From an optimization exercise on the open Yosys and OpenROAD flow, aimed at small area; shortcuts taken in it are not production practice. RTL that was checked went through simulation tests only; none was proved equivalent to the original. Some runs may be left out. An edit can pass the tests and still lose a function that they never use. Only the layout flow was run in runs 1 and 4; the RTL was not checked for function there. Power figures rest on the tool's default switching activity, not on a simulated workload.

## flow/design.v in outline (module list and top-level ports)
// module fa_cell: 6 lines
// module ixnor_cell: 5 lines
// module ior_cell: 5 lines
// module bpp_n: 5 lines
// module bpp_p: 5 lines
// module mul16: 651 lines
// module dpg_e: 6 lines
// module dpg_o: 6 lines
// module dcy_e: 5 lines
// module dcy_o: 5 lines
// module dx_e: 5 lines
// module dx_o: 5 lines
// module dsel_e: 5 lines
// module dsum_e: 5 lines
// module dsum_o: 5 lines
// module qfix: 5 lines
// module dmux: 5 lines
// module dsel_o: 5 lines
// module div16: 746 lines
// module addsub16: 13 lines
// module ALU: 9 lines
// module alu16: 33 lines
module alu16(clk, rst, a, b, ctrl, res, R15);
  // ...
==> flow/run.sh <==
#!/bin/bash
# synth_recipe.tcl (not shown) runs the flow's synth.tcl, then flattens the netlist and writes it again
# the make line also repeats each setting of config.mk as NAME=value (left out here)
make -C /OpenROAD-flow-scripts/flow DESIGN_CONFIG=/design/flow/config.mk WORK_HOME=/design/flow/orfs CLKGATE_MAP_FILE= SYNTH_SCRIPT=/design/flow/synth_recipe.tcl finish
==> flow/config.mk <==
export PLATFORM = sky130hd
export DESIGN_NAME = alu16
export DESIGN_NICKNAME = alu16
export VERILOG_FILES = /design/flow/design.v
export SDC_FILE = /design/flow/constraint.sdc
export NUM_CORES = 4
export LEC_CHECK = 0
export CAP_MARGIN = 20
export CORE_MARGIN = 2
export CORE_UTILIZATION = 40
export SLEW_MARGIN = 20
export SYNTH_HIERARCHICAL = 1
export SYNTH_MINIMUM_KEEP_SIZE = 0
==> flow/constraint.sdc <==
create_clock -name core_clock -period 40.0 [get_ports {clk}]
set_input_delay 8.0000 -clock core_clock [delete_from_list [all_inputs] [get_ports {clk}]]
set_output_delay 8.0000 -clock core_clock [all_outputs]
set_load 0.01 [all_outputs]
==> run_1/closeup.png <==
Region (83, 125) to (123, 165) um. Cells in grey, sequential cells in the stronger grey; small squares are vias.
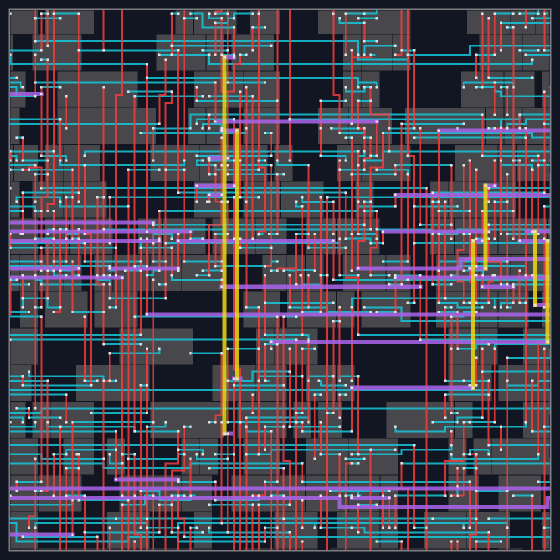
Key: M3 = purple; M4 = yellow; M2 = red; M1 = cyan
Sequential cells in the window: 0. 146 logic cells have their middle in the window. Most frequent: nand2_1 (23), xor2_1 (20), nor2_1 (18).

==> run_1/pinout.png <==
Pins as bars across the die edge, other pins in grey.
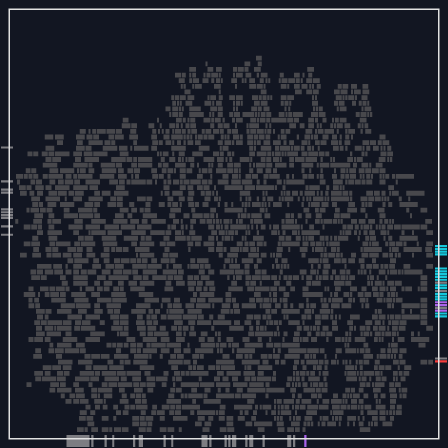
Key: `R15` = cyan [pins 16, direction output, edge right]; `ctrl` = purple [pins 4, direction input, edge 3 right, 1 bottom]; `clk` = red [pins 1, direction input, edge right]

==> run_1/clock_nets.png <==
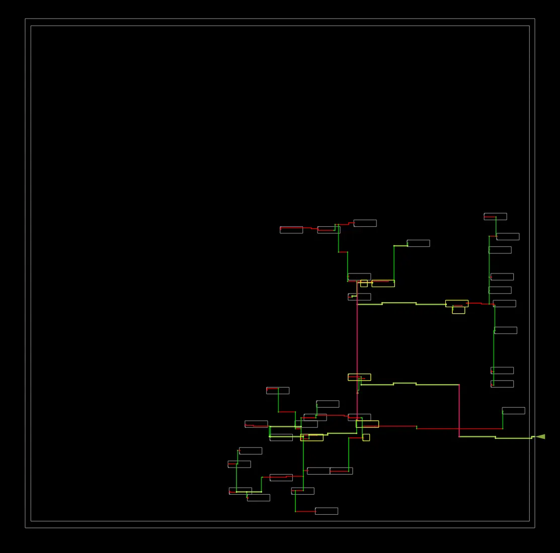
FF+latch count: 32
Worst-Skew Late Latency: 0.30 ns
clock buf count: 6
clk_skew: 0 ns
CTS buffer count: 5

==> flow_metrics.py, run 1 <==
metrics = {
    "global_route": {
        "grt_first_pass_wirelength_mm": 86.0,
        "grt_pass1_vias": 14800,
        "gr-total-overflow": 0,
        "antenna_found_initial": 2,
        "grt_usage_pct": 26.1,
        "grt_start_max_net_pins": 55,
    },
    "timing": {
        "fin_crit_ns": 38.27,
        "hold_violations": 0,
        "setup_viol": 0,
        "period_share_pct": 95.7,
        "slew_violations": 0,
        "fin_tns_setup_ns": 0,
        "slew_headroom_pct": 28.2,
        "tightest_slew_ns": 1.08,
        "max_freq_mhz": 26.1,
        "fin_hold_ws_ns": 0.482,
    },
    "clocking": {
        "clock-sinks": 32,
        "cts_buffer_depth": 2,
        "post_cts_buffers": 3,
        "cts_tree": "done",
        "ctsHtreeMaxLevel": 2,
        "ctsHoldBuffers": 0,
        "clk_pin_slew_ns": 0.05,
        "cts_resized": 2,
    },
    "placed_design": {
        "hpwlAfterDp_mm": 41.6,
        "place_area_um2": 18400,
        "place_congestion": 0.911,
        "io_buffers": 69,
    },
    "die": {
        "die_w_um": 207,
        "placeableCoreArea_um2": 40700,
        "rows": 74,
        "die_y_um": 207,
        "pin_count": 70,
        "initial_core_util_pct": 40.4,
        "die_area_um2": 42800,
    },
    "yosys": {
        "seq_area_frac_synth_pct": 4.86,
        "synth.cell_area_um2": 16500,
        "synth_edf_count": 0,
        "synth_adder_area_share_pct": 18.9,
        "yosys.cell_count.top_type": "xor2_1",
        "synth_top_area_share_pct": 16.4,
        "synthMuxAreaShare_pct": 11.3,
        "ys_top_cells_by_count": "276 x xor2_1, 212 x nand2_1, 149 x nor2_1",
        "synth_top_family_by_area": "compound AO/OA/AOI/OAI gates",
        "ys_types": 64,
        "ys_ff_latch": 32,
        "synth.area.top_cells": "fa_1 16%, xor2_1 15%, a22oi_2 10%",
        "yosys.area_share.simple_pct": 18.1,
        "synth_area_per_cell_um2": 8.52,
        "synth_xor_area_share_pct": 20.4,
        "yosys_warnings": 7,
        "synth_flop_cell": "dfrtp_1",
        "synth-async-reset-ratio_pct": 100,
        "synth_compound_area_share_pct": 22.2,
        "yosysTopAreaCell": "fa_1",
    },
    "setup_path": {
        "worst_path_most_repeated_cell": "a21oi_2",
        "cpPeakStageDelay_ns": 0.55,
        "worstPathArrival_ns": 38.41,
        "crit_path_end_kind": "flop",
        "path_class": "in2reg",
        "crit_required_ns": 40.14,
        "cp_max_fo": 16,
        "critical_path.slowest_cell": "mux2i_1",
        "rrSetupSlack_ns": 39.14,
        "startpoint_type": "input port",
        "ff2ff_path_depth": 1,
    },
    "job": {
        "maxCapViolCount": 0,
    },
    "detailed_routing": {
        "vias_per_cell": 5.81,
        "wl_mm": 56.5,
        "drt_iter0_markers": 1417,
        "via_count": 15200,
        "dr.pass1.iters": 6,
        "ant_nets": 0,
        "drcViolationCount": 0,
        "wl_per_cell_um": 21.6,
    },
    "layout": {
        "seq_area_um2": 801,
        "final_cell_mix": "267 x xor2_1, 212 x nand2_1, 148 x nor2_1",
        "final_nets": 2268,
        "final_area_um2": 19000,
        "final_common_cell": "xor2_1",
        "drive_gt1_share_pct": 24.0,
        "fillers": 3953,
        "multi_input_area_um2": 15500,
        "syn_to_final_growth_pct": 15.5,
    },
    "power_and_ir_drop": {
        "vdd_drop_max_uv": 69.4,
        "p_per_area_nw_per_um2": 77.5,
        "p_total_w": 0.00147,
        "p_leak_nw": 7.37,
    },
    "min_path": {
        "hp-class": "reg2reg",
        "whs_path_depth": 2,
    },
    "status": {
        "outcome": "timing/DRC/antenna clean",
    },
}
-- run 1: metal layers --
metal  vias to the layer above  share of wire (%)  track usage (%)
met4                         0                2.1             4.71
met5                         -                  0                0
li1                       6937                  -                -
met2                       586                 47             43.9
met3                        95                7.6             3.56
met1                      7557                 43             36.0
-- run 1: worst max-delay path, delay by kind of cell --
kind                     cells  cell delay [ns]
multiplexers                16             4.73
buffers and inverters       14             2.65
adder cells (fa/ha/maj)      1             0.18
AO/OA/AOI/OAI              112            18.71
AND/OR/NAND/NOR             19             4.04
-- run 1: final cells by class --
class | count | area share [%]
timing repair buffer | 201 | 8.83
tap | 532 | 3.50
multi-input combinational | 1770 | 81.3
clock inverter | 2 | 0.0790
clock buffer | 6 | 0.730
sequential | 32 | 4.21
inverter | 69 | 1.36
antenna | 2 | 0.0263
-- run 1: metrics by stage --
stage                     setup WS [ns]  util, %  cells
after floorplan                   0.103        -   1939
after global placement          -0.0908     45.0   2576
after detailed placement          -1.20     45.1   2576
after CTS                         0.106     45.5   2588
after global routing             -0.252     46.7   2612
final                              1.73     46.7   2614
-- run 1: power by group --
group          switching (W)  internal, W
registers          0.0000130    0.0000468
clock network      0.0000183    0.0000249
logic               0.000777     0.000594
total               0.000808     0.000666
--- run 2: outline of the changes from run 1 ---
flow/design.v: 1540 -> 1652 lines; modules unchanged: 17
  bsel: new, 5 lines
  bpp_n: edited, 5 -> 5 lines
  bpp_p: edited, 5 -> 5 lines
  mul16: edited, 651 -> 788 lines
  dmux: edited, 5 -> 5 lines
  div16: edited, 746 -> 716 lines
==> module bpp_n as of run 2 <==
module bpp_n (s, neg, y);
	input s, neg;
	output y;
	assign y = ~(s ^ neg);
endmodule
==> module bpp_p as of run 2 <==
module bpp_p (s, neg, y);
	input s, neg;
	output y;
	assign y = s ^ neg;
endmodule
==> module dmux as of run 2 <==
module dmux (s, a1n, a0n, y);
	input s, a1n, a0n;
	output y;
	assign y = ~(s ? a1n : a0n);
endmodule
==> module bsel as of run 2 <==
module bsel (nbj, nbjm, none, ntwo, y);
	input nbj, nbjm, none, ntwo;
	output y;
	assign y = ~((nbj | none) & (nbjm | ntwo));
endmodule
==> run 2 against run 1 <==
  * Critical path depth up 30
  * Fmax down 0.48%
  * Critical endpoint is now res[12]$_DFFE_PN0P_
  * Clock skew unchanged
  * Worst hold slack worse by 0.0029 ns
  * Wire length down 14%
  * Synthesized cell count down 4.3%
  * Non-clock buffer count up 11
  * Clock power down 3%
  * Sequential power down 3%
  * Register-to-register slack worse by 0.02 ns
  * Global-route usage down 1.7 points
  * Critical path type unchanged
  * Combinational power down 16%
==> flow_metrics.py, run 2 <==
metrics = {
    "status": {
        "outcome": "timing/DRC/antenna clean",
    },
    "timing": {
        "skew_ns": 0,
        "fin_tns_setup_ns": 0,
        "slew_violations": 0,
        "hold_violations": 0,
        "fin_crit_ns": 38.45,
    },
    "setup_path": {
        "ff2ff_path_depth": 1,
        "path_class": "in2reg",
        "cp_num_cells": 192,
        "path_delay_family": "compound AO/OA/AOI/OAI gates",
        "cp_max_fo": 10,
        "worstPathArrival_ns": 38.67,
        "cpPeakStageDelay_ns": 0.66,
        "crit_buf_inv": 10,
        "crit_path_end_kind": "flop",
    },
    "power_and_ir_drop": {
        "pg_comb_w": 0.00115,
        "power.group.top": "combinational cells",
        "pwr-share-seq_pct": 4.6,
        "swShare_pct": 51.2,
        "combPwrFrac_pct": 92.0,
        "p_per_area_nw_per_um2": 70.4,
        "vdd_drop_max_uv": 96.6,
        "clockPowerShare_pct": 3.3,
        "p_leak_nw": 6.79,
        "p_sw_w": 0.000641,
    },
    "clocking": {
        "clk_pin_slew_ns": 0.06,
        "ctsHtreeMaxLevel": 2,
        "cts_buffer_depth": 2,
        "cts_buffers": 5,
        "cts_tree": "done",
    },
    "placed_design": {
        "place_area_um2": 16800,
        "dp_cells": 2412,
        "place_congestion": 0.886,
        "io_buffers": 69,
        "hpwlAfterDp_mm": 36.7,
    },
    "yosys": {
        "yosys.cell_count.top_type": "xnor2_1",
        "synth_adder_area_share_pct": 20.4,
        "synth_edf_count": 0,
        "synth_top_family_by_area": "XOR/XNOR gates",
        "synth.cell_area_um2": 15000,
        "synth_area_per_cell_um2": 8.14,
        "synth_top_area_share_pct": 18.0,
        "seq_area_frac_synth_pct": 5.32,
        "synth.area.top_cells": "fa_1 18%, xnor2_1 12%, xor2_1 10%",
        "ys_types": 64,
        "synth_flop_cell": "dfrtp_1",
        "yosys_warnings": 7,
        "ys_ff_latch": 32,
        "synth_xor_area_share_pct": 22.5,
        "ys_top_cells_by_count": "209 x xnor2_1, 179 x nand2_1, 177 x xor2_1",
    },
    "detailed_routing": {
        "dr.pass1.iters": 7,
        "vias_per_cell": 5.78,
        "wl_met1_mm": 20.5,
        "wl_met2_mm": 23.8,
        "wl_mm": 48.4,
        "via_count": 14300,
        "wl_per_cell_um": 19.5,
        "ant_nets": 0,
        "wl_met3_mm": 2.96,
        "drt_iter0_markers": 1243,
        "drcViolationCount": 0,
    },
    "layout": {
        "drive_gt1_share_pct": 18.9,
        "final_cell_mix": "204 x xnor2_1, 179 x nand2_1, 174 x xor2_1",
        "final_common_cell": "xnor2_1",
    },
    "min_path": {
        "hp-class": "reg2reg",
    },
    "global_route": {
        "grt_start_max_net_pins": 50,
        "antenna_found_initial": 1,
        "grtUsageMet1_pct": 32.0,
        "met2_usage_pct": 42.2,
        "use_met3_pct": 2.83,
        "grt_pass1_vias": 13900,
    },
    "die": {
        "die_w_um": 198,
        "initial_core_util_pct": 40.3,
        "die_y_um": 198,
        "pin_count": 70,
    },
}
[run 2: cell count changes after synthesis, moves of 33 or more]
cell     before  now
xnor2_1     108  209
xor2_1      276  177
mux2i_1     117  150
mux2_4       46    0
o22ai_1      26  166
a22oi_2     136    0
nand2_1     212  179
[run 2: final cells by class]
| cell class | count | area, um2 | area share [%] |
|---|---|---|---|
| multi-input cells | 1689 | 14200 | 79.8 |
| repair buffers | 212 | 1820 | 10.2 |
| flip-flops and latches | 32 | 801 | 4.50 |
| well taps | 474 | 593 | 3.33 |
| inverters | 61 | 229 | 1.29 |
| clock buffers | 6 | 139 | 0.780 |
| clock inverters | 2 | 10.0 | 0.0562 |
[run 2: repair_timing]
item                       CTS  global route
pin swaps                    1            47
setup endpoints to repair   32            32
buffers inserted             5            51
resized for setup            4            75
[run 2: per-stage QoR]
stage,hold slack [ns],total power [W],setup slack [ns]
after global placement,0.464,0.00114,-0.00792
after global routing,0.524,0.00137,-0.361
final,0.479,0.00125,1.55
after CTS,0.480,0.00121,0.0772
after floorplan,0.516,0.00107,0.0436
after detailed placement,0.469,0.00115,-1.04
==> run_2/placed.png <==
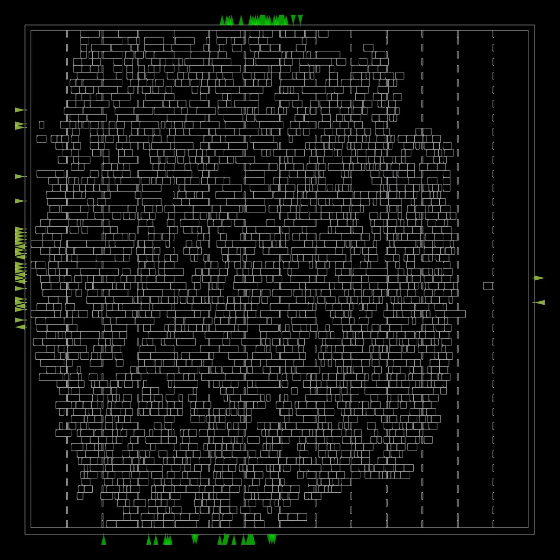
fillcell total: 3,601
Final Util: 47.7%
TAP cells: 474
non-filler cells, final: 2,476
Core Area: 37,300 um2

==> run_2/clock_nets.png <==
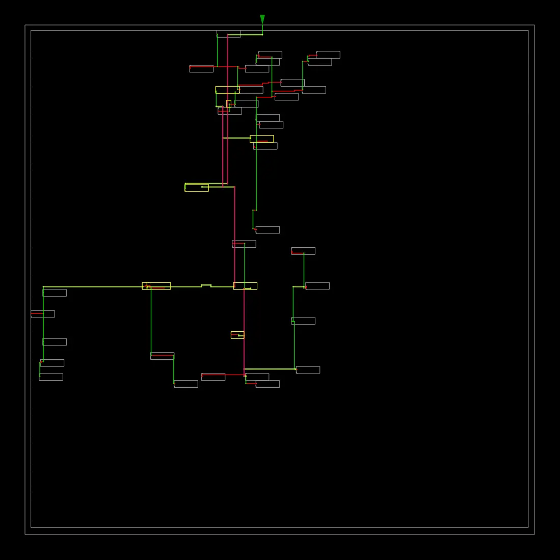
clock sinks: 32
Clk. pwr: 0.0000418 W
Worst-Skew Late Latency: 0.29 ns

--- run 3 (diff from run 2) ---
--- a/flow/design.v
+++ b/flow/design.v
@@ -916,3 +916,5 @@
 	dpg_o ug14_1 (.p(r15r0), .nd(nD[1]), .pn(r14a1), .gn(r14b1));
-	dcy_o uc14_1 (.pn(r14a1), .gn(r14b1), .cn(r14c1), .c(r14c2));
+	wire r14f1 = ((A[15] ^ D[0]) & nD[1]) | (~r14c1 & ((A[15] ^ D[0]) | nD[1]));
+	wire r14f0 = (A[15] & nD[1]) | (~r14c1 & (A[15] | nD[1]));
+	dmux uf14 (.s(q[15]), .a1n(~r14f1), .a0n(~r14f0), .y(r14c2));
 	dx_o ux14_1 (.pn(r14a1), .gn(r14b1), .xn(r14a1x));
@@ -925,3 +927,5 @@
 	dpg_o ug13_1 (.p(r14r0), .nd(nD[1]), .pn(r13a1), .gn(r13b1));
-	dcy_o uc13_1 (.pn(r13a1), .gn(r13b1), .cn(r13c1), .c(r13c2));
+	wire r13f1 = ((A[14] ^ D[0]) & nD[1]) | (~r13c1 & ((A[14] ^ D[0]) | nD[1]));
+	wire r13f0 = (A[14] & nD[1]) | (~r13c1 & (A[14] | nD[1]));
+	dmux uf13 (.s(q[14]), .a1n(~r13f1), .a0n(~r13f0), .y(r13c2));
 	dx_o ux13_1 (.pn(r13a1), .gn(r13b1), .xn(r13a1x));
@@ -939,3 +943,5 @@
 	dpg_o ug12_1 (.p(r13r0), .nd(nD[1]), .pn(r12a1), .gn(r12b1));
-	dcy_o uc12_1 (.pn(r12a1), .gn(r12b1), .cn(r12c1), .c(r12c2));
+	wire r12f1 = ((A[13] ^ D[0]) & nD[1]) | (~r12c1 & ((A[13] ^ D[0]) | nD[1]));
+	wire r12f0 = (A[13] & nD[1]) | (~r12c1 & (A[13] | nD[1]));
+	dmux uf12 (.s(q[13]), .a1n(~r12f1), .a0n(~r12f0), .y(r12c2));
 	dx_o ux12_1 (.pn(r12a1), .gn(r12b1), .xn(r12a1x));
@@ -958,3 +964,5 @@
 	dpg_o ug11_1 (.p(r12r0), .nd(nD[1]), .pn(r11a1), .gn(r11b1));
-	dcy_o uc11_1 (.pn(r11a1), .gn(r11b1), .cn(r11c1), .c(r11c2));
+	wire r11f1 = ((A[12] ^ D[0]) & nD[1]) | (~r11c1 & ((A[12] ^ D[0]) | nD[1]));
+	wire r11f0 = (A[12] & nD[1]) | (~r11c1 & (A[12] | nD[1]));
+	dmux uf11 (.s(q[12]), .a1n(~r11f1), .a0n(~r11f0), .y(r11c2));
 	dx_o ux11_1 (.pn(r11a1), .gn(r11b1), .xn(r11a1x));
@@ -982,3 +990,5 @@
 	dpg_o ug10_1 (.p(r11r0), .nd(nD[1]), .pn(r10a1), .gn(r10b1));
-	dcy_o uc10_1 (.pn(r10a1), .gn(r10b1), .cn(r10c1), .c(r10c2));
+	wire r10f1 = ((A[11] ^ D[0]) & nD[1]) | (~r10c1 & ((A[11] ^ D[0]) | nD[1]));
+	wire r10f0 = (A[11] & nD[1]) | (~r10c1 & (A[11] | nD[1]));
+	dmux uf10 (.s(q[11]), .a1n(~r10f1), .a0n(~r10f0), .y(r10c2));
 	dx_o ux10_1 (.pn(r10a1), .gn(r10b1), .xn(r10a1x));
@@ -1011,3 +1021,5 @@
 	dpg_o ug9_1 (.p(r10r0), .nd(nD[1]), .pn(r9a1), .gn(r9b1));
-	dcy_o uc9_1 (.pn(r9a1), .gn(r9b1), .cn(r9c1), .c(r9c2));
+	wire r9f1 = ((A[10] ^ D[0]) & nD[1]) | (~r9c1 & ((A[10] ^ D[0]) | nD[1]));
+	wire r9f0 = (A[10] & nD[1]) | (~r9c1 & (A[10] | nD[1]));
+	dmux uf9 (.s(q[10]), .a1n(~r9f1), .a0n(~r9f0), .y(r9c2));
 	dx_o ux9_1 (.pn(r9a1), .gn(r9b1), .xn(r9a1x));
@@ -1045,3 +1057,5 @@
 	dpg_o ug8_1 (.p(r9r0), .nd(nD[1]), .pn(r8a1), .gn(r8b1));
-	dcy_o uc8_1 (.pn(r8a1), .gn(r8b1), .cn(r8c1), .c(r8c2));
+	wire r8f1 = ((A[9] ^ D[0]) & nD[1]) | (~r8c1 & ((A[9] ^ D[0]) | nD[1]));
+	wire r8f0 = (A[9] & nD[1]) | (~r8c1 & (A[9] | nD[1]));
+	dmux uf8 (.s(q[9]), .a1n(~r8f1), .a0n(~r8f0), .y(r8c2));
 	dx_o ux8_1 (.pn(r8a1), .gn(r8b1), .xn(r8a1x));
@@ -1084,3 +1098,5 @@
 	dpg_o ug7_1 (.p(r8r0), .nd(nD[1]), .pn(r7a1), .gn(r7b1));
-	dcy_o uc7_1 (.pn(r7a1), .gn(r7b1), .cn(r7c1), .c(r7c2));
+	wire r7f1 = ((A[8] ^ D[0]) & nD[1]) | (~r7c1 & ((A[8] ^ D[0]) | nD[1]));
+	wire r7f0 = (A[8] & nD[1]) | (~r7c1 & (A[8] | nD[1]));
+	dmux uf7 (.s(q[8]), .a1n(~r7f1), .a0n(~r7f0), .y(r7c2));
 	dx_o ux7_1 (.pn(r7a1), .gn(r7b1), .xn(r7a1x));
@@ -1128,3 +1144,5 @@
 	dpg_o ug6_1 (.p(r7r0), .nd(nD[1]), .pn(r6a1), .gn(r6b1));
-	dcy_o uc6_1 (.pn(r6a1), .gn(r6b1), .cn(r6c1), .c(r6c2));
+	wire r6f1 = ((A[7] ^ D[0]) & nD[1]) | (~r6c1 & ((A[7] ^ D[0]) | nD[1]));
+	wire r6f0 = (A[7] & nD[1]) | (~r6c1 & (A[7] | nD[1]));
+	dmux uf6 (.s(q[7]), .a1n(~r6f1), .a0n(~r6f0), .y(r6c2));
 	dx_o ux6_1 (.pn(r6a1), .gn(r6b1), .xn(r6a1x));
@@ -1177,3 +1195,5 @@
 	dpg_o ug5_1 (.p(r6r0), .nd(nD[1]), .pn(r5a1), .gn(r5b1));
-	dcy_o uc5_1 (.pn(r5a1), .gn(r5b1), .cn(r5c1), .c(r5c2));
+	wire r5f1 = ((A[6] ^ D[0]) & nD[1]) | (~r5c1 & ((A[6] ^ D[0]) | nD[1]));
+	wire r5f0 = (A[6] & nD[1]) | (~r5c1 & (A[6] | nD[1]));
+	dmux uf5 (.s(q[6]), .a1n(~r5f1), .a0n(~r5f0), .y(r5c2));
 	dx_o ux5_1 (.pn(r5a1), .gn(r5b1), .xn(r5a1x));
@@ -1231,3 +1251,5 @@
 	dpg_o ug4_1 (.p(r5r0), .nd(nD[1]), .pn(r4a1), .gn(r4b1));
-	dcy_o uc4_1 (.pn(r4a1), .gn(r4b1), .cn(r4c1), .c(r4c2));
+	wire r4f1 = ((A[5] ^ D[0]) & nD[1]) | (~r4c1 & ((A[5] ^ D[0]) | nD[1]));
+	wire r4f0 = (A[5] & nD[1]) | (~r4c1 & (A[5] | nD[1]));
+	dmux uf4 (.s(q[5]), .a1n(~r4f1), .a0n(~r4f0), .y(r4c2));
 	dx_o ux4_1 (.pn(r4a1), .gn(r4b1), .xn(r4a1x));
@@ -1290,3 +1312,5 @@
 	dpg_o ug3_1 (.p(r4r0), .nd(nD[1]), .pn(r3a1), .gn(r3b1));
-	dcy_o uc3_1 (.pn(r3a1), .gn(r3b1), .cn(r3c1), .c(r3c2));
+	wire r3f1 = ((A[4] ^ D[0]) & nD[1]) | (~r3c1 & ((A[4] ^ D[0]) | nD[1]));
+	wire r3f0 = (A[4] & nD[1]) | (~r3c1 & (A[4] | nD[1]));
+	dmux uf3 (.s(q[4]), .a1n(~r3f1), .a0n(~r3f0), .y(r3c2));
 	dx_o ux3_1 (.pn(r3a1), .gn(r3b1), .xn(r3a1x));
@@ -1354,3 +1378,5 @@
 	dpg_o ug2_1 (.p(r3r0), .nd(nD[1]), .pn(r2a1), .gn(r2b1));
-	dcy_o uc2_1 (.pn(r2a1), .gn(r2b1), .cn(r2c1), .c(r2c2));
+	wire r2f1 = ((A[3] ^ D[0]) & nD[1]) | (~r2c1 & ((A[3] ^ D[0]) | nD[1]));
+	wire r2f0 = (A[3] & nD[1]) | (~r2c1 & (A[3] | nD[1]));
+	dmux uf2 (.s(q[3]), .a1n(~r2f1), .a0n(~r2f0), .y(r2c2));
 	dx_o ux2_1 (.pn(r2a1), .gn(r2b1), .xn(r2a1x));
@@ -1423,3 +1449,5 @@
 	dpg_o ug1_1 (.p(r2r0), .nd(nD[1]), .pn(r1a1), .gn(r1b1));
-	dcy_o uc1_1 (.pn(r1a1), .gn(r1b1), .cn(r1c1), .c(r1c2));
+	wire r1f1 = ((A[2] ^ D[0]) & nD[1]) | (~r1c1 & ((A[2] ^ D[0]) | nD[1]));
+	wire r1f0 = (A[2] & nD[1]) | (~r1c1 & (A[2] | nD[1]));
+	dmux uf1 (.s(q[2]), .a1n(~r1f1), .a0n(~r1f0), .y(r1c2));
 	dx_o ux1_1 (.pn(r1a1), .gn(r1b1), .xn(r1a1x));
@@ -1497,3 +1525,5 @@
 	dpg_o ug0_1 (.p(r1r0), .nd(nD[1]), .pn(r0a1), .gn(r0b1));
-	dcy_o uc0_1 (.pn(r0a1), .gn(r0b1), .cn(r0c1), .c(r0c2));
+	wire r0f1 = ((A[1] ^ D[0]) & nD[1]) | (~r0c1 & ((A[1] ^ D[0]) | nD[1]));
+	wire r0f0 = (A[1] & nD[1]) | (~r0c1 & (A[1] | nD[1]));
+	dmux uf0 (.s(q[1]), .a1n(~r0f1), .a0n(~r0f0), .y(r0c2));
 	dx_o ux0_1 (.pn(r0a1), .gn(r0b1), .xn(r0a1x));
==> run 3 against run 2 <==
  * Still clean
  * First-iteration DRC count is 23% lower
  * Global-route usage down 0.41 points
  * Die area increased by 2.1%
  * Critical path depth down 17
  * Non-clock buffer count shrank 41
  * Cell count increased by 0.77%
  * Combinational power grew 9.6%
  * Final area is 0.42% higher
  * Power is 8.7% higher
  * Clock-buffer cell count did not move
  * Critical endpoint is now res[4]$_DFFE_PN0P_
==> flow_metrics.py, run 3 <==
metrics = {
    "status": {
        "outcome": "timing/DRC/antenna clean",
    },
    "power_and_ir_drop": {
        "p_per_area_nw_per_um2": 76.2,
        "pg_comb_w": 0.00126,
        "p_clk_w": 0.0000458,
        "clockPowerShare_pct": 3.4,
        "power.group.top": "combinational cells",
        "vdd_drop_max_uv": 142,
        "swShare_pct": 52.7,
        "p_sw_w": 0.000718,
    },
    "detailed_routing": {
        "wl_met1_mm": 20.8,
        "vias_per_cell": 5.70,
        "dr.pass1.iters": 5,
        "ant_nets": 0,
        "drcViolationCount": 0,
        "wl_met2_mm": 23.8,
        "wl_per_cell_um": 19.4,
    },
    "timing": {
        "fin_hold_ws_ns": 0.479,
        "slew_violations": 0,
        "fin_crit_ns": 38.12,
        "hold_violations": 0,
        "fin_tns_setup_ns": 0,
        "setup_ws_ns": 1.88,
        "skew_ns": 0,
    },
    "yosys": {
        "ys_types": 70,
        "synth.cell_area_um2": 15400,
        "ys_top_cells_by_count": "207 x xnor2_1, 179 x nand2_1, 178 x xor2_1",
        "synth.area.top_cells": "fa_1 18%, xnor2_1 12%, mux2i_1 11%",
        "synth_top_area_share_pct": 17.6,
        "seq_area_frac_synth_pct": 5.21,
        "ys_ff_latch": 32,
        "synth_edf_count": 0,
        "yosys.cell_count.top_type": "xnor2_1",
        "yosys_warnings": 7,
        "synth_flop_cell": "dfrtp_1",
        "synth_area_per_cell_um2": 8.23,
    },
    "setup_path": {
        "crit_path_end_kind": "flop",
        "ff2ff_path_depth": 1,
        "path_delay_family": "compound AO/OA/AOI/OAI gates",
        "cp_num_cells": 175,
        "cpPeakStageDelay_ns": 0.63,
        "worstPathArrival_ns": 38.33,
        "path_class": "in2reg",
        "cp_max_fo": 16,
    },
    "global_route": {
        "antenna_found_initial": 0,
        "grt_start_max_net_pins": 53,
    },
    "clocking": {
        "clk_pin_slew_ns": 0.06,
        "clk_latency_ns": 0.29,
        "ctsHtreeMaxLevel": 2,
    },
    "layout": {
        "final_cell_mix": "199 x xnor2_1, 177 x nand2_1, 176 x xor2_1",
        "final_common_cell": "xnor2_1",
    },
    "die": {
        "die_w_um": 200,
        "initial_core_util_pct": 40.7,
        "die_y_um": 200,
    },
    "placed_design": {
        "io_buffers": 69,
        "hpwlAfterDp_mm": 37.0,
    },
    "min_path": {
        "hp-class": "reg2reg",
    },
}
[run 3: through the flow]
step / total power, W / instance area [um2] / cells / utilization (%)
floorplan: 0.00106 / 15400 / 1874 / -
finish: 0.00136 / 17900 / 2495 / 47.4
CTS: 0.00133 / 17300 / 2489 / 45.7
global placement: 0.00125 / 17100 / 2479 / 45.2
global route: 0.00149 / 17900 / 2495 / 47.4
detailed placement: 0.00127 / 17100 / 2479 / 45.2
[run 3: per-layer routing]
metal	track usage, %	vias up
li1	-	6712
met5	0	-
met1	31.3	7008
met2	41.2	424
met3	3.13	82
met4	7.60	0
[run 3: cell type report]
type	count	area, um2
fill	3694	19900
multi-input combinational	1712	14600
timing repair buffer	171	1460
sequential	32	801
tap	511	639
inverter	61	231
clock buffer	6	129
clock inverter	2	35.0
[run 3: repair_timing]
item / 4_1_cts / 5_1_grt
setup buffers: 2 / 5
endpoints found under the setup margin: 32 / 32
endpoints found under the hold margin: 0 / 0
pin swaps: 1 / 7
resized for setup: 2 / 115
[run 3: cell families after synthesis]
family	share of synthesized area, %
mux	10.8
fa+ha+maj	21.9
other cells	0.0489
buf+inv	4.28
compound gates	17.1
xor+xnor	22.0
simple gates	18.7
flops	5.21
==> run_3/layers.png <==
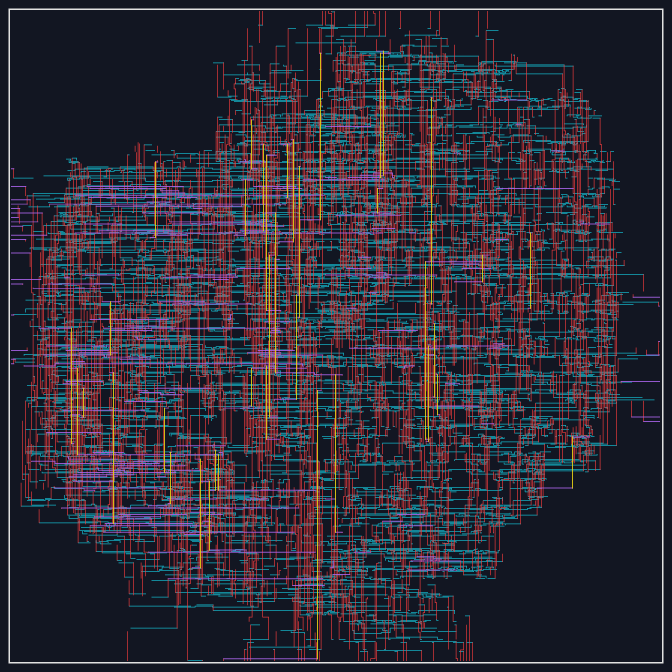
Key: M4 = yellow [wire length 1,130 um]; M2 = red [wire length 23.8 mm]; M3 = purple [wire length 2,670 um]; M1 = cyan [wire length 20.8 mm]

==> run_3/pinout.png <==
Pins as bars across the die edge, other pins in grey.
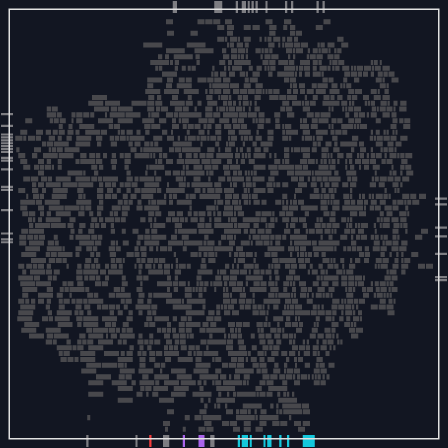
Key: `R15` = cyan [pins 16, direction output, edge bottom]; `clk` = red [pins 1, direction input, edge bottom]; `ctrl` = purple [pins 4, direction input, edge bottom]
All pins by edge: 28 bottom, 18 left, 17 top, 7 right.

## Run 4: large edit since run 3, in outline
flow/design.v: 1682 -> 1557 lines; modules unchanged: 22
  dsel_e2: new, 5 lines
  dsel_o2: new, 5 lines
  div16: edited, 746 -> 611 lines
==> module dsel_e2 as of run 4 <==
module dsel_e2 (pn, d, c, q, r);
	input pn, d, c, q;
	output r;
	assign r = ~(pn ^ (q & ~(d ^ c)));
endmodule
==> module dsel_o2 as of run 4 <==
module dsel_o2 (p, nd, cn, q, rn);
	input p, nd, cn, q;
	output rn;
	assign rn = ~(p ^ (q & ~(nd ^ cn)));
endmodule
==> run_4/layers.png <==
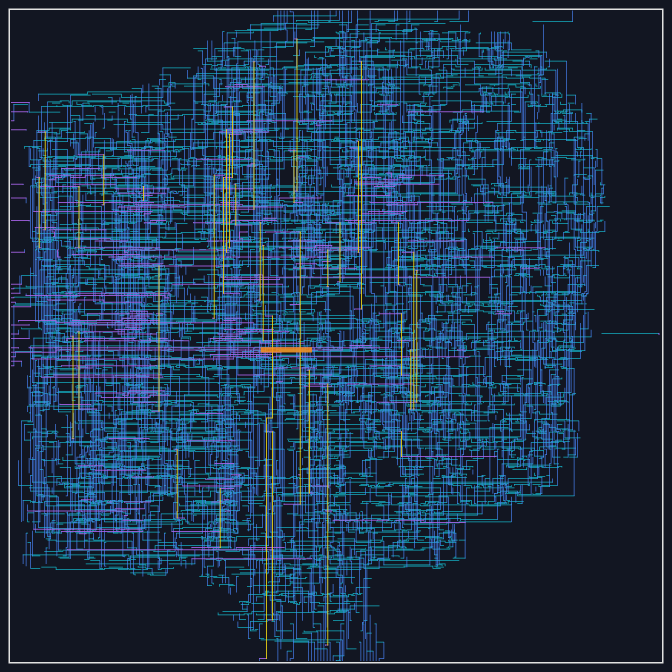
Key: M1 = cyan [wire length 20.7 mm]; M4 = yellow [wire length 1,200 um]; M2 = blue [wire length 23.1 mm]; M3 = purple [wire length 2,880 um]; M5 = orange [wire length 13.8 um]

==> run_4/clock_nets.png <==
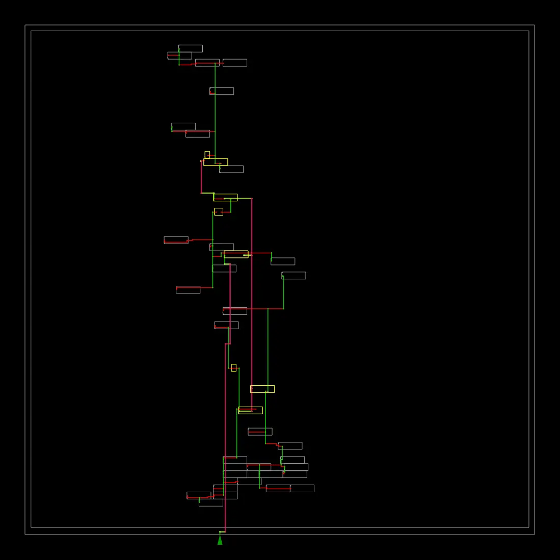
clock buf count: 5
Clk. pwr: 0.0000401 W

==> run 4 against run 3 <==
  * Core utilization rose by 1.7 points
  * Wire length fell by 0.93%
  * Die area fell by 4.5%
  * Cell count rose by 0.88%
  * Final area fell by 0.27%
  * Largest power group unchanged
  * Worst setup slack got worse by 0.060 ns
==> flow_metrics.py, run 4 <==
metrics = {
    "placed_design": {
        "io_buffers": 69,
        "hpwlAfterDp_mm": 35.8,
    },
    "yosys": {
        "synth_flop_cell": "dfrtp_1",
        "synth_xor_area_share_pct": 29.4,
        "synth_adder_area_share_pct": 20.9,
        "seq_area_frac_synth_pct": 5.47,
        "synth_area_per_cell_um2": 7.93,
        "ys_ff_latch": 32,
        "synth.area.top_cells": "xnor2_1 19%, fa_1 18%, xor2_1 11%",
        "synth_edf_count": 0,
        "yosys.area_share.simple_pct": 18.0,
        "ys_types": 64,
        "synthMuxAreaShare_pct": 3.08,
        "synth_top_area_share_pct": 18.8,
        "yosys.cell_count.top_type": "xnor2_1",
        "synth.cell_area_um2": 14600,
        "ys_top_cells_by_count": "314 x xnor2_1, 284 x nand2_1, 177 x xor2_1",
    },
    "timing": {
        "fin_hold_ws_ns": 0.484,
        "slew_violations": 0,
        "hold_violations": 0,
        "skew_ns": 0,
    },
    "die": {
        "die_w_um": 195,
        "initial_core_util_pct": 40.3,
        "die_y_um": 195,
    },
    "global_route": {
        "antenna_found_initial": 1,
    },
    "setup_path": {
        "worstPathArrival_ns": 38.40,
        "ff2ff_path_depth": 1,
        "cp_max_fo": 11,
        "cp_num_cells": 194,
        "crit_path_end_kind": "flop",
    },
    "power_and_ir_drop": {
        "clockPowerShare_pct": 2.9,
        "pg_comb_w": 0.00129,
        "p_per_area_nw_per_um2": 77.9,
        "power.group.top": "combinational cells",
        "swShare_pct": 52.3,
        "p_sw_w": 0.000726,
        "p_total_w": 0.00139,
    },
    "clocking": {
        "clk_pin_slew_ns": 0.06,
        "post_cts_buffers": 12,
        "ctsHtreeMaxLevel": 2,
    },
    "status": {
        "outcome": "timing/DRC/antenna clean",
    },
    "detailed_routing": {
        "ant_nets": 0,
        "dr.pass1.iters": 6,
        "wl_per_cell_um": 19.0,
        "drt_iter0_markers": 1082,
        "drcViolationCount": 0,
        "vias_per_cell": 5.60,
    },
    "layout": {
        "final_common_cell": "xnor2_1",
        "final_cell_mix": "305 x xnor2_1, 282 x nand2_1, 184 x buf_4",
    },
    "min_path": {
        "hp-class": "reg2reg",
    },
}
run 4: logic make-up (layout without fill, tap and decap cells):
logic type,Yosys count,count (layout)
multiplexers,45,45
AO/OA/AOI/OAI,405,406
buffers and inverters,134,327
flip-flops,32,32
XOR/XNOR,491,491
adder cells (fa/ha/maj),167,167
AND/OR/NAND/NOR,572,572
other,2,9
run 4: metal layers:
layer / routed length [um] / GRT usage [%] / part of all wire, % / vias to the layer above
met4: 1200 / 9.02 / 2.5 / 2
met5: 13 / 0 / 0.027 / -
met1: 20700 / 32.8 / 43 / 6897
li1: - / - / - / 6627
met3: 2880 / 2.47 / 6.0 / 78
met2: 23100 / 41.7 / 48 / 489
run 4: area by class of cell:
class / count / area (um2)
clock buffers: 5 / 125
multi-input cells: 1690 / 13900
clock inverters: 3 / 18.8
inverters: 61 / 229
well taps: 468 / 586
flip-flops and latches: 32 / 801
fillers: 3441 / 18500
repair buffers: 258 / 2150
run 4: through the flow:
stage                     cell area [um2]  util, %  instances
after global placement              16800     46.2       2446
after global routing                17800     49.0       2517
final                               17800     49.0       2517
after detailed placement            16800     46.2       2446
after CTS                           17200     47.2       2467
after floorplan                     15000        -       1855

-- what the ideal ports hide --
The flow's constraints put no driver on any port. The routed layouts listed below were extracted and timed again, unchanged, in two steps. Step 1: set_driving_cell puts a clkbuf_16 on clk and a buf_2 on each other input, an assumption about the parent block. Step 2 times the ports against the registers' clock, not the clock port: input delays grow and output delays shrink by t, the midpoint of the rising clock arrivals with the driver on. Three values: ideal, step 1, step 2; two values: the first two.
run | t, ns | setup slack, ns | hold slack, ns | worst slew at a driven data input, ns | pins driven straight from the clock port
run 1 | 0.334 | 1.733 / 1.751 / 1.417 | 0.482 / 0.482 / 0.482 | 0.08 | 1
run 2 | 0.328 | 1.547 / 1.524 / 1.196 | 0.479 / 0.479 / 0.479 | 0.09 | 1
run 3 | 0.334 | 1.880 / 1.902 / 1.568 | 0.479 / 0.479 / 0.479 | 0.08 | 1
run 4 | 0.335 | 1.821 / 1.843 / 1.508 | 0.484 / 0.484 / 0.484 | 0.13 | 1
After both steps every run listed still meets setup and hold. The setup slack of run 2, which loses most, moves by -0.023 ns with the drivers and by -0.351 ns with both steps.
